Background: an optimization exercise with open tools, aiming at small area, a short achievable clock period and few clock cycles per item. Do not read the settings as production practice. Only simulation tests tie the RTL to the original design; equivalence was not proved. The series may have gaps, and a smaller design here may also do less where the tests do not look.

<file path="design.v">
`timescale 1ns / 1ps
module multiplierIEEE754_verilog(
    op1,
    op2,
    in_rdy,
    res,
    res_rdy,
    clk,
    rst
    );
    input  wire [31:0] op1, op2;
    input  wire clk, in_rdy, rst;
    output reg  [31:0] res;
    output reg  res_rdy;
    wire [7:0]  e1 = op1[30:23];
    wire [7:0]  e2 = op2[30:23];
    wire [22:0] f1 = op1[22:0];
    wire [22:0] f2 = op2[22:0];
    wire        s1 = op1[31];
    wire        s2 = op2[31];
    wire        s  = s1 ^ s2;
    wire e1_max = &e1, e2_max = &e2;
    wire e1_0 = ~|e1, e2_0 = ~|e2;
    wire f1_0 = ~|f1, f2_0 = ~|f2;
    wire nan1 = e1_max & ~f1_0;
    wire nan2 = e2_max & ~f2_0;
    wire inf1 = e1_max & f1_0;
    wire inf2 = e2_max & f2_0;
    wire zer1 = e1_0 & f1_0;
    wire zer2 = e2_0 & f2_0;
    wire        swap = e2_0;
    wire [23:0] ma = swap ? {1'b0, f2} : {~e1_0, f1};
    wire [23:0] mb = swap ? {~e1_0, f1} : {1'b1, f2};
    reg  [4:0]  za;
    integer i;
    always @(*) begin
        za = 5'd0;
        for (i = 0; i < 24; i = i + 1)
            if (ma[i]) za = 5'd23 - i[4:0];
    end
    wire [23:0] man = ma << za;
    wire [47:0] p   = man * mb;
    wire        p47 = p[47];
    wire [10:0] x0 = {3'b0, e1} + {3'b0, e2} - 11'd127 - {6'b0, za};
    wire        xneg = x0[10];
    wire [10:0] nx0  = -x0;
    wire        big  = |nx0[10:5] | (nx0[4:0] > 5'd25);
    wire [25:0] v  = p[47:22];
    wire [25:0] q  = xneg ? (big ? 26'd0 : (v >> nx0[4:0])) : (p47 ? (v >> 1) : v);
    wire [24:0] mr = {1'b0, q[24:1]} + {24'd0, q[0]};
    wire [7:0]  t  = xneg ? 8'd0 : (x0[7:0] + {7'd0, p47});
    wire [7:0]  te = t + {7'd0, mr[24]};
    reg [31:0] r;
    always @(*) begin
        if (nan1)
            r = {s1, 8'hFF, 1'b1, f1[21:0]};
        else if (nan2)
            r = {s2, 8'hFF, 1'b1, f2[21:0]};
        else if ((inf1 & zer2) | (zer1 & inf2))
            r = 32'hFFC00000;
        else if (inf1 | inf2)
            r = {s, 8'hFF, 23'd0};
        else if (zer1 | zer2 | (e1_0 & e2_0))
            r = {s, 31'd0};
        else
            r = {s, te, mr[22:0]};
    end
    always @(posedge clk)
        res <= r;
    always @(posedge clk, posedge rst)
        if (rst)
            res_rdy <= 1'b0;
        else
            res_rdy <= in_rdy;
endmodule
</file>
<file path="constraint.sdc">
create_clock -name core_clock -period 12.0 [get_ports {clk}]
set_input_delay 2.4000 -clock core_clock [delete_from_list [all_inputs] [get_ports {clk}]]
set_output_delay 2.4000 -clock core_clock [all_outputs]
set_load 0.01 [all_outputs]
</file>
<file path="config.mk">
export PLATFORM = sky130hd
export DESIGN_NAME = multiplierIEEE754_verilog
export DESIGN_NICKNAME = multiplierIEEE754_verilog
export VERILOG_FILES = /design/flow/design.v
export SDC_FILE = /design/flow/constraint.sdc
export NUM_CORES = 4
export LEC_CHECK = 0
export CAP_MARGIN = 20
export CORE_MARGIN = 2
export CORE_UTILIZATION = 40
export SLEW_MARGIN = 20
</file>
<file path="run.sh">
#!/bin/bash
# synth_recipe.tcl (not shown) runs the flow's synth.tcl, then flattens the netlist and writes it again
# the make line also repeats each setting of config.mk as NAME=value (left out here)
make -C /OpenROAD-flow-scripts/flow DESIGN_CONFIG=/design/flow/config.mk WORK_HOME=/design/flow/orfs CLKGATE_MAP_FILE= SYNTH_SCRIPT=/design/flow/synth_recipe.tcl finish
</file>
==> impl_metrics.tcl, run 1 <==
set metrics [dict create \
    status "failed layout checks" \
    so_faults "negative setup slack" \
    viasPerCell 5.56 \
    path_class "primary input to flop" \
    clockRootBuffer "clkbuf_16" \
    cp_slowest_cell "fa_1" \
    synth_xor_area_share_pct 2.01 \
    required_ns 12.17 \
    dieHeight_microns 270 \
    post-cts-setup-buffers 76 \
    fmax_mhz 68.8 \
    clock_path_buffers 2 \
    drt-initial-drc-count 2679 \
    finalCriticalPeriod_ns 14.53 \
    synth.area.top_cells "fa_1 34%, ha_1 8.8%, inv_1 7.9%" \
    grt_max_degree 49 \
    hp-class "primary input to asynchronous set/reset pin" \
    cts_sinks 33 \
    crit_path_end_kind "flop" \
    yosysSeqAreaShare_pct 2.36 \
    yosysTopAreaCellShare_pct 34.3 \
    final_cell_mix "909 x buf_4, 562 x inv_1, 547 x nand2_1" \
    relSlewSlack_pct 25.8 \
    grt_antenna_before_repair 1 \
    holdBufCountCts 0 \
    synth_fa_ha_area_share_pct 43.1 \
    synthSimpleGateAreaFrac_pct 23.0 \
    synth.area.mux_share_pct 2.99 \
    synth_edf_count 0 \
    synth_compound_area_share_pct 15.6 \
    rows 97 \
    clk_pin_slew_ns 0.06 \
    avgRoutedWirePerCell_microns 22.0 \
    gp_congestion 0.994 \
    synth_area_sq_mm 0.0282 \
    grt_pass1_vias 31158 \
    fin_cells 5602 \
    dp.cells 5461 \
    avgSynthCellArea_sq_um 7.56 \
    final_common_cell "buf_4" \
    slew_viol_final 0 \
    worst_slew_pin_slew_ns 1.11 \
    area_growth_syn_to_layout_pct 46.1 \
    start_kind "primary input" \
    diodes 0 \
    tritoncts "yes" \
    arrival_ns 14.71 \
    async_flop_share_pct 3.03 \
    rsz0062_at_grt "yes" \
    ant_nets 0 \
    critPathMaxFanout 6 \
    post_cts_resized 324 \
    drc 0 \
    cts_made_buffers 5 \
    core_sq_mm 0.0699 \
    setup_violations 31 \
    dp_hpwl_mm 104 \
    synth_most_common_cell "inv_1" \
    syn_nets 4478 \
    hold_violations 0 \
    worst_slack_ns -2.53 \
    cp-startpoint "op2[15]" \
    first_pass_iters 5 \
    io_buffers 99 \
    drive_above_1_share_pct 33.5 \
    ys_top_cells_by_count "590 x inv_1, 586 x nand2_1, 483 x fa_1" \
    nets 5410 \
    ys_types 113 \
    synth_seq_cells 33 \
    setup_tns_ns -64.25 \
    pin_count 100 \
    initial_utilization_pct 40.3 \
    yosys.area.top_type "fa_1" \
    synth_top_family_by_area "adder cells" \
    htree_num_levels 2 \
    cp-endpoint "res[22]$_SDFF_PP1_" \
    yosysWarnings 1 \
    grt_first_pass_wirelength_mm 187 \
    syn_inst 3729 \
    maxCapViolCount 0 \
    synth_ff_type "dfxtp_1" \
    period_share_pct 121 \
    max_stage_delay_ns 0.57 \
    fp.dieW_microns 270 \
    dieArea_sq_mm 0.0726 \
    final_core_util_pct 58.9 \
    grt_overflow 0 \
]
Testbench counts for the RTL of run 1, summed over its fixed seeds: cycles 6,392, items 3,200.
## run 1: per-stage QoR
step / cell area, sq um / setup WS (ns) / hold slack [ns]
finish: 41200 / -2.53 / 2.25
global placement: 37700 / -3.39 / 2.54
floorplan: 29000 / -1.96 / 2.13
detailed placement: 37700 / -3.46 / 2.55
global route: 41200 / -2.95 / 2.27
CTS: 39600 / -2.29 / 2.25
## run 1: sequential cells by signal (all words and copies together) (netlist names)
signal,flops
res_rdy,1
res,32
## run 1: final cells by class
cell class,instances,area (sq um)
timing repair buffer,1142,9990
sequential,33,666
clock buffer,5,125
inverter,594,2250
clock inverter,3,17.5
multi-input combinational,2884,27000
timing repair inverter,1,6.26
tap,940,1180
fill,6336,28700
## run 1: critical path: cells and delay by family
family / cells / cell delay [ns]
AND/OR/NAND/NOR: 11 / 1.52
adder cells (fa/ha/maj): 10 / 4.19
AO/OA/AOI/OAI: 18 / 3.42
buffers and inverters: 21 / 3.06
XOR/XNOR: 1 / 0.13
## run 1: per-layer routing
layer  GRT usage [%]  part of all wire [%]
met5               0                0.0081
met4            15.4                   5.7
met3            3.16                   7.1
met2            53.1                    46
met1            44.9                    41
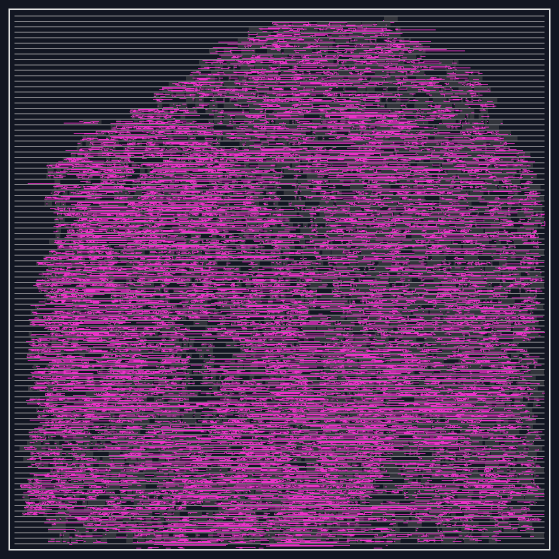
(run_1/met1.png)
Drawn at 2 px/micron. Supply wires on this layer in gray.
share of all routed wire: 41%
main direction: horizontal
Routed WL: 123 mm
met1 usage: 44.9%
via count: 31.2k

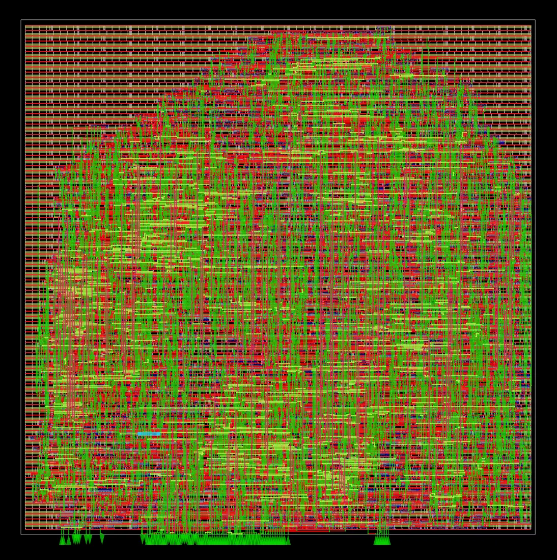
(run_1/final_routing.png)
GRT Total Usage: 33.0%
routed length on met3: 8.76 mm
met2 WL: 56.4 mm
wire length on met1: 51.0 mm

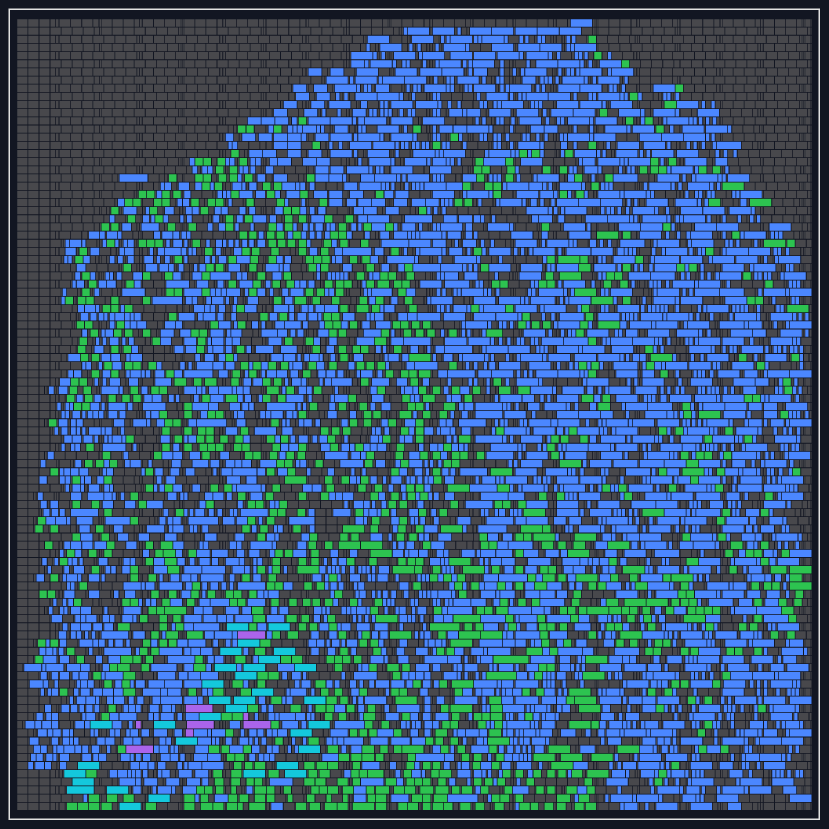
(run_1/cell_classes.png)
Drawn at 3 px/micron. Fill, decap, tap and diode cells in gray.
legend:
  all other logic:
    color: blue
    cells: 3479
    share_of_their_area: 73%
  flip-flops:
    color: cyan
    cells: 33
    share_of_their_area: 1.7%
  other buffers and delay cells:
    color: green
    cells: 1142
    share_of_their_area: 25%
  clock drivers and dummy loads:
    color: purple
    cells: 8
    share_of_their_area: 0.36%

==> run_1/port_nets.png <==
Drawn at 2 px/micron.
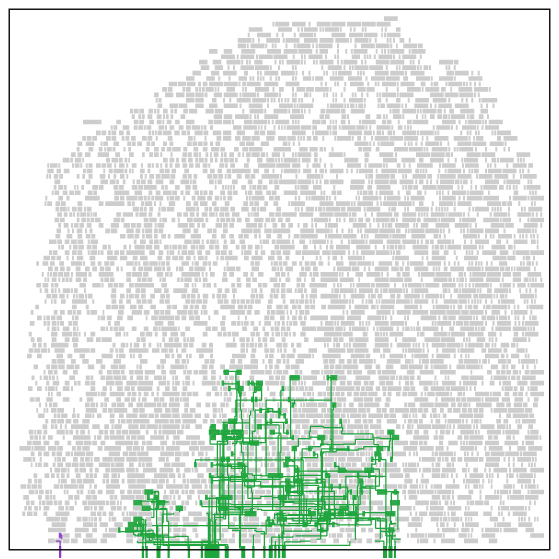

--- run 2: outline of the changes from run 1 ---
design.v: 75 -> 1694 lines; modules unchanged: 0
  multiplierIEEE754_verilog: edited, 74 -> 85 lines
  mul24: new, 1596 lines
  fa: new, 6 lines
  ha: new, 6 lines
==> module fa as of run 2 <==
module fa(a, b, c, s, co);
    input  wire a, b, c;
    output wire s, co;
    assign s  = a ^ b ^ c;
    assign co = (a & b) | (a & c) | (b & c);
endmodule
==> module multiplierIEEE754_verilog as of run 2 <==
module multiplierIEEE754_verilog(
    op1,
    op2,
    in_rdy,
    res,
    res_rdy,
    clk,
    rst
    );
    input  wire [31:0] op1, op2;
    input  wire clk, in_rdy, rst;
    output reg  [31:0] res;
    output reg  res_rdy;
    wire [7:0]  e1 = op1[30:23];
    wire [7:0]  e2 = op2[30:23];
    wire [22:0] f1 = op1[22:0];
    wire [22:0] f2 = op2[22:0];
    wire        s1 = op1[31];
    wire        s2 = op2[31];
    wire        s  = s1 ^ s2;
    wire e1_max = &e1, e2_max = &e2;
    wire e1_0 = ~|e1, e2_0 = ~|e2;
    wire f1_0 = ~|f1, f2_0 = ~|f2;
    wire nan1 = e1_max & ~f1_0;
    wire nan2 = e2_max & ~f2_0;
    wire inf1 = e1_max & f1_0;
    wire inf2 = e2_max & f2_0;
    wire zer1 = e1_0 & f1_0;
    wire zer2 = e2_0 & f2_0;
    wire [47:0] p;
    mul24 u_mul(.a({~e1_0, f1}), .b({~e2_0, f2}), .p(p));
    wire p47 = p[47];
    wire [8:0]  sum   = {1'b0, e1} + {1'b0, e2};
    wire [8:0]  t0    = sum - 9'd127;              
    wire        under = (sum < 9'd127);
    wire [6:0]  d     = 7'd127 - sum[6:0];         
    wire        dn    = e1_0 | e2_0;               
    wire        rare  = under | dn;
    wire [22:0] fd = e1_0 ? f1 : f2;
    reg  [4:0]  lz;
    integer i;
    always @(*) begin
        lz = 5'd23;
        for (i = 0; i < 23; i = i + 1)
            if (fd[i]) lz = 5'd22 - i[4:0];
    end
    wire        extra = ({4'b0, lz} < t0);
    wire [4:0]  k1    = extra ? lz : t0[4:0];
    wire [5:0]  rsh   = under ? (6'd22 + {1'b0, d[4:0]}) : (6'd22 - {1'b0, k1});
    wire        flush = under & ((d[6:5] != 2'b00) | (d[4:0] >= 5'd26));
    wire [48:0] pv    = {p, 1'b0};
    wire [48:0] ysh   = pv >> rsh;
    wire [25:0] y     = flush ? 26'd0 : ysh[25:0];
    wire        late  = ~under & extra & ~y[25];
    wire [24:0] qr    = late ? y[24:0] : y[25:1];
    wire [7:0]  tr    = under ? 8'd0 : (t0[7:0] - {3'b0, k1} - {7'd0, late});
    wire [24:0] qn = p47 ? p[47:23] : p[46:22];
    wire [7:0]  tn = t0[7:0] + {7'd0, p47};
    wire [24:0] q  = rare ? qr : qn;
    wire [7:0]  t  = rare ? tr : tn;
    wire [24:0] mr = {1'b0, q[24:1]} + {24'd0, q[0]};
    wire [7:0]  te = t + {7'd0, mr[24]};
    reg [31:0] r;
    always @(*) begin
        if (nan1)
            r = {s1, 8'hFF, 1'b1, f1[21:0]};
        else if (nan2)
            r = {s2, 8'hFF, 1'b1, f2[21:0]};
        else if ((inf1 & zer2) | (zer1 & inf2))
            r = 32'hFFC00000;
        else if (inf1 | inf2)
            r = {s, 8'hFF, 23'd0};
        else if (zer1 | zer2 | (e1_0 & e2_0))
            r = {s, 31'd0};
        else
            r = {s, te, mr[22:0]};
    end
    always @(posedge clk)
        res <= r;
    always @(posedge clk, posedge rst)
        if (rst)
            res_rdy <= 1'b0;
        else
            res_rdy <= in_rdy;
endmodule
==> module ha as of run 2 <==
module ha(a, b, s, co);
    input  wire a, b;
    output wire s, co;
    assign s  = a ^ b;
    assign co = a & b;
endmodule
--- a/config.mk
+++ b/config.mk
@@ -6,6 +6,8 @@
 export NUM_CORES = 4
 export LEC_CHECK = 0
+export ABC_AREA = 1
 export CAP_MARGIN = 20
 export CORE_MARGIN = 2
 export CORE_UTILIZATION = 40
 export SLEW_MARGIN = 20
+export SYNTH_HIERARCHICAL = 1
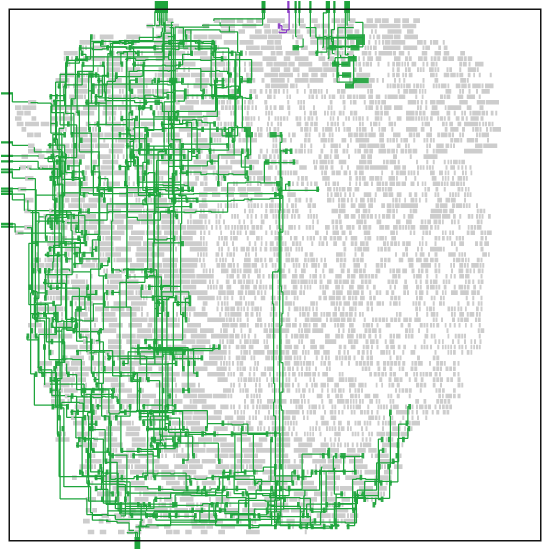
(run_2/port_nets.png)
Drawn at 2 px/micron.
legend:
  op1:
    color: green
    bits: 32
    direction: input
    edge: 18 top, 11 left, 3 bottom
    end_cells: 609
    buffers: 79
    wire: 13600 microns
  rst:
    color: purple
    bits: 1
    direction: input
    edge: top
    end_cells: 1
    buffers: 1
    wire: 22.3 microns

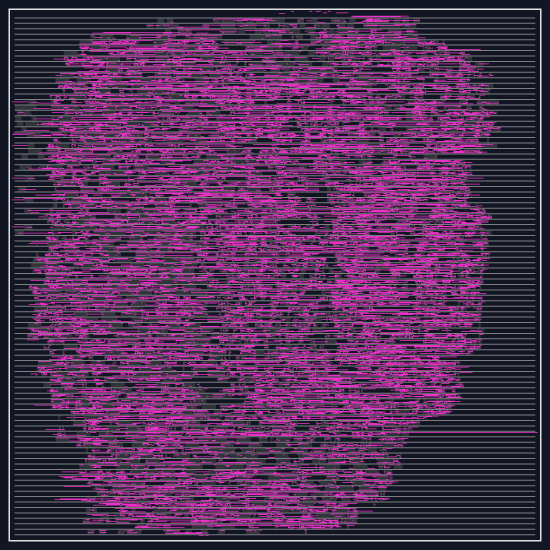
(run_2/met1.png)
Drawn at 2 px/micron. Supply wires on this layer in gray.
share of all routed wire: 44%
main direction: horizontal
nets with wire on the layer: 4858
Routed WL: 92.7 mm
met1 usage: 36.0%
via count: 26.6k

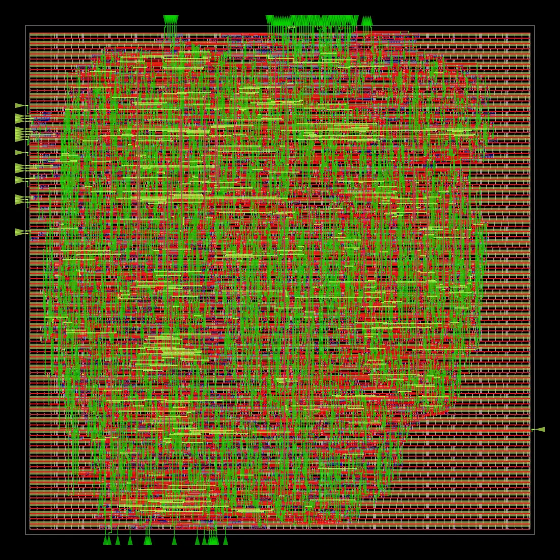
(run_2/final_routing.png)
highest metal used: met4
GRT Total Usage: 26.2%
wire length on met1: 41.3 mm
routed length on met3: 4.68 mm
met2 WL: 44.9 mm

==> run 2 against run 1 <==
Against the previous run: final cell count down 5.0%; die area down 3.3%; synthesized cell count up 12%; non-clock buffer count down 720; area after synthesis down 3.3%; final area down 22%; routed wire length down 25%; the run now finishes clean; via count down 15%; sequential share of layout area up 0.46 points; clock-buffer cell count up 1; critical endpoint is now res[30]$_SDFF_PP1_.
==> impl_metrics.tcl, run 2 <==
set metrics [dict create \
    cp_slowest_cell "fa_1" \
    dieHeight_microns 265 \
    synth_fa_ha_area_share_pct 40.3 \
    drt-initial-drc-count 2006 \
    pin_count 100 \
    post_cts_resized 0 \
    ys_top_cells_by_count "1490 x nand2_1, 906 x inv_1, 487 x fa_1" \
    arrival_ns 11.75 \
    fmax_mhz 86.3 \
    clockRootBuffer "clkbuf_16" \
    clock_path_buffers 2 \
    start_kind "primary input" \
    critPathBufInv 6 \
    status "timing/DRC/antenna clean" \
    ant_nets 0 \
    cts_made_buffers 5 \
    dpl_cell_area_sq_mm 0.0309 \
    viasPerCell 4.99 \
    reg_top3 "res: 32 flops, res_rdy: 1 flops" \
    worst_slew_pin_slew_ns 0.891 \
    synth.area.mux_share_pct 0.294 \
    final_common_cell "nand2_1" \
    required_ns 12.16 \
    drc 0 \
    setup_tns_ns 0 \
    synthSimpleGateAreaFrac_pct 34.7 \
    path_class "primary input to flop" \
    grt_first_pass_wirelength_mm 146 \
    critPathMaxFanout 6 \
    syn_inst 4190 \
    yosys.area.top_type "fa_1" \
    dp_hpwl_mm 76.0 \
    synth_ff_type "dfxtp_1" \
    rows 95 \
    dp_slack_ns -0.112 \
    ys_types 65 \
    synth_edf_count 0 \
    htree_num_levels 2 \
    synth_most_common_cell "nand2_1" \
    top_register "res" \
    yosysSeqAreaShare_pct 2.44 \
    yosysTopAreaCellShare_pct 35.8 \
    setup_violations 0 \
    diodes 0 \
    avgSynthCellArea_sq_um 6.51 \
    initial_utilization_pct 40.5 \
    synth_top_family_by_area "adder cells" \
    final_core_util_pct 47.6 \
    gp_congestion 0.935 \
    tritoncts "yes" \
    worst_slack_ns 0.408 \
    final_cell_area_sq_mm 0.0320 \
    dp.cells 5301 \
    fin_cells 5322 \
    crit_family "adder cells" \
    period_share_pct 96.6 \
]
Testbench counts for the RTL of run 2, summed over its fixed seeds: cycles 6,392, items 3,200.
## run 2: cell count changes in the layout (fill, tap and decap cells not counted), sizes merged, moves of 55 or more
cell / before / now
a21oi: 127 / 67
buf: 1049 / 322
ha: 199 / 99
inv: 592 / 925
mux2i: 63 / 8
nand2: 587 / 1550
nand3: 50 / 354
nor2: 457 / 224
nor3: 77 / 12
## run 2: layout make-up
cell class,instances,area [sq um]
Fill cell,6895,35300
Timing Repair Buffer,422,3620
Clock buffer,6,139
Inverter,927,3480
Sequential cell,33,666
Multi-Input combinational cell,3059,23000
Clock inverter,2,37.5
Tap cell,873,1090
## run 2: metal layers
metal,global-route usage [%],up-vias
li1,-,12892
met1,36.0,12795
met2,45.7,788
met3,1.67,100
met4,5.10,0
met5,0,-
## run 2: final timing paths
kind | from | to | slack, ns | cells after the start
min | rst | res_rdy$_DFF_PP0_ | 2.26 | 2
max | op2[29] | res[30]$_SDFF_PP1_ | 0.41 | 52
max in group asynchronous | rst | res_rdy$_DFF_PP0_ | 9.65 | 2
min in group core_clock | in_rdy | res_rdy$_DFF_PP0_ | 2.56 | 1

[afterwards: timing with drivers on the ports]
No port has a modelled driver above. Below, the same layouts with a new extraction and two added sets of constraints. Step 1 (the two cells are an assumption about what drives the block):
set clk [get_ports {clk}]
set_driving_cell -lib_cell sky130_fd_sc_hd__clkbuf_16 $clk
set_driving_cell -lib_cell sky130_fd_sc_hd__buf_2 [delete_from_list [all_inputs] $clk]
Step 2 adds t to the input delays and takes it off the output delays; t is the mean of the earliest and latest rising clock arrival at the registers after step 1. Input paths then give back, and output paths get back, about the clock's delay inside the block. Three values: ideal ports, drivers, drivers and shift; two values: the first two.
| run | t (ns) | setup WS [ns] | worst setup path at the end | slew at the worst register clock pin (ns) | pins driven straight from the clock port |
|---|---|---|---|---|---|
| run 1 | 0.309 | -2.534 / -2.537 / -2.846 | input to register | 0.06 / 0.06 | 1 |
| run 2 | 0.306 | 0.408 / 0.413 / 0.106 | input to register | 0.05 / 0.05 | 1 |
The setup slack of run 1, which loses most, moves by -0.003 ns with the drivers and by -0.312 ns with both steps.
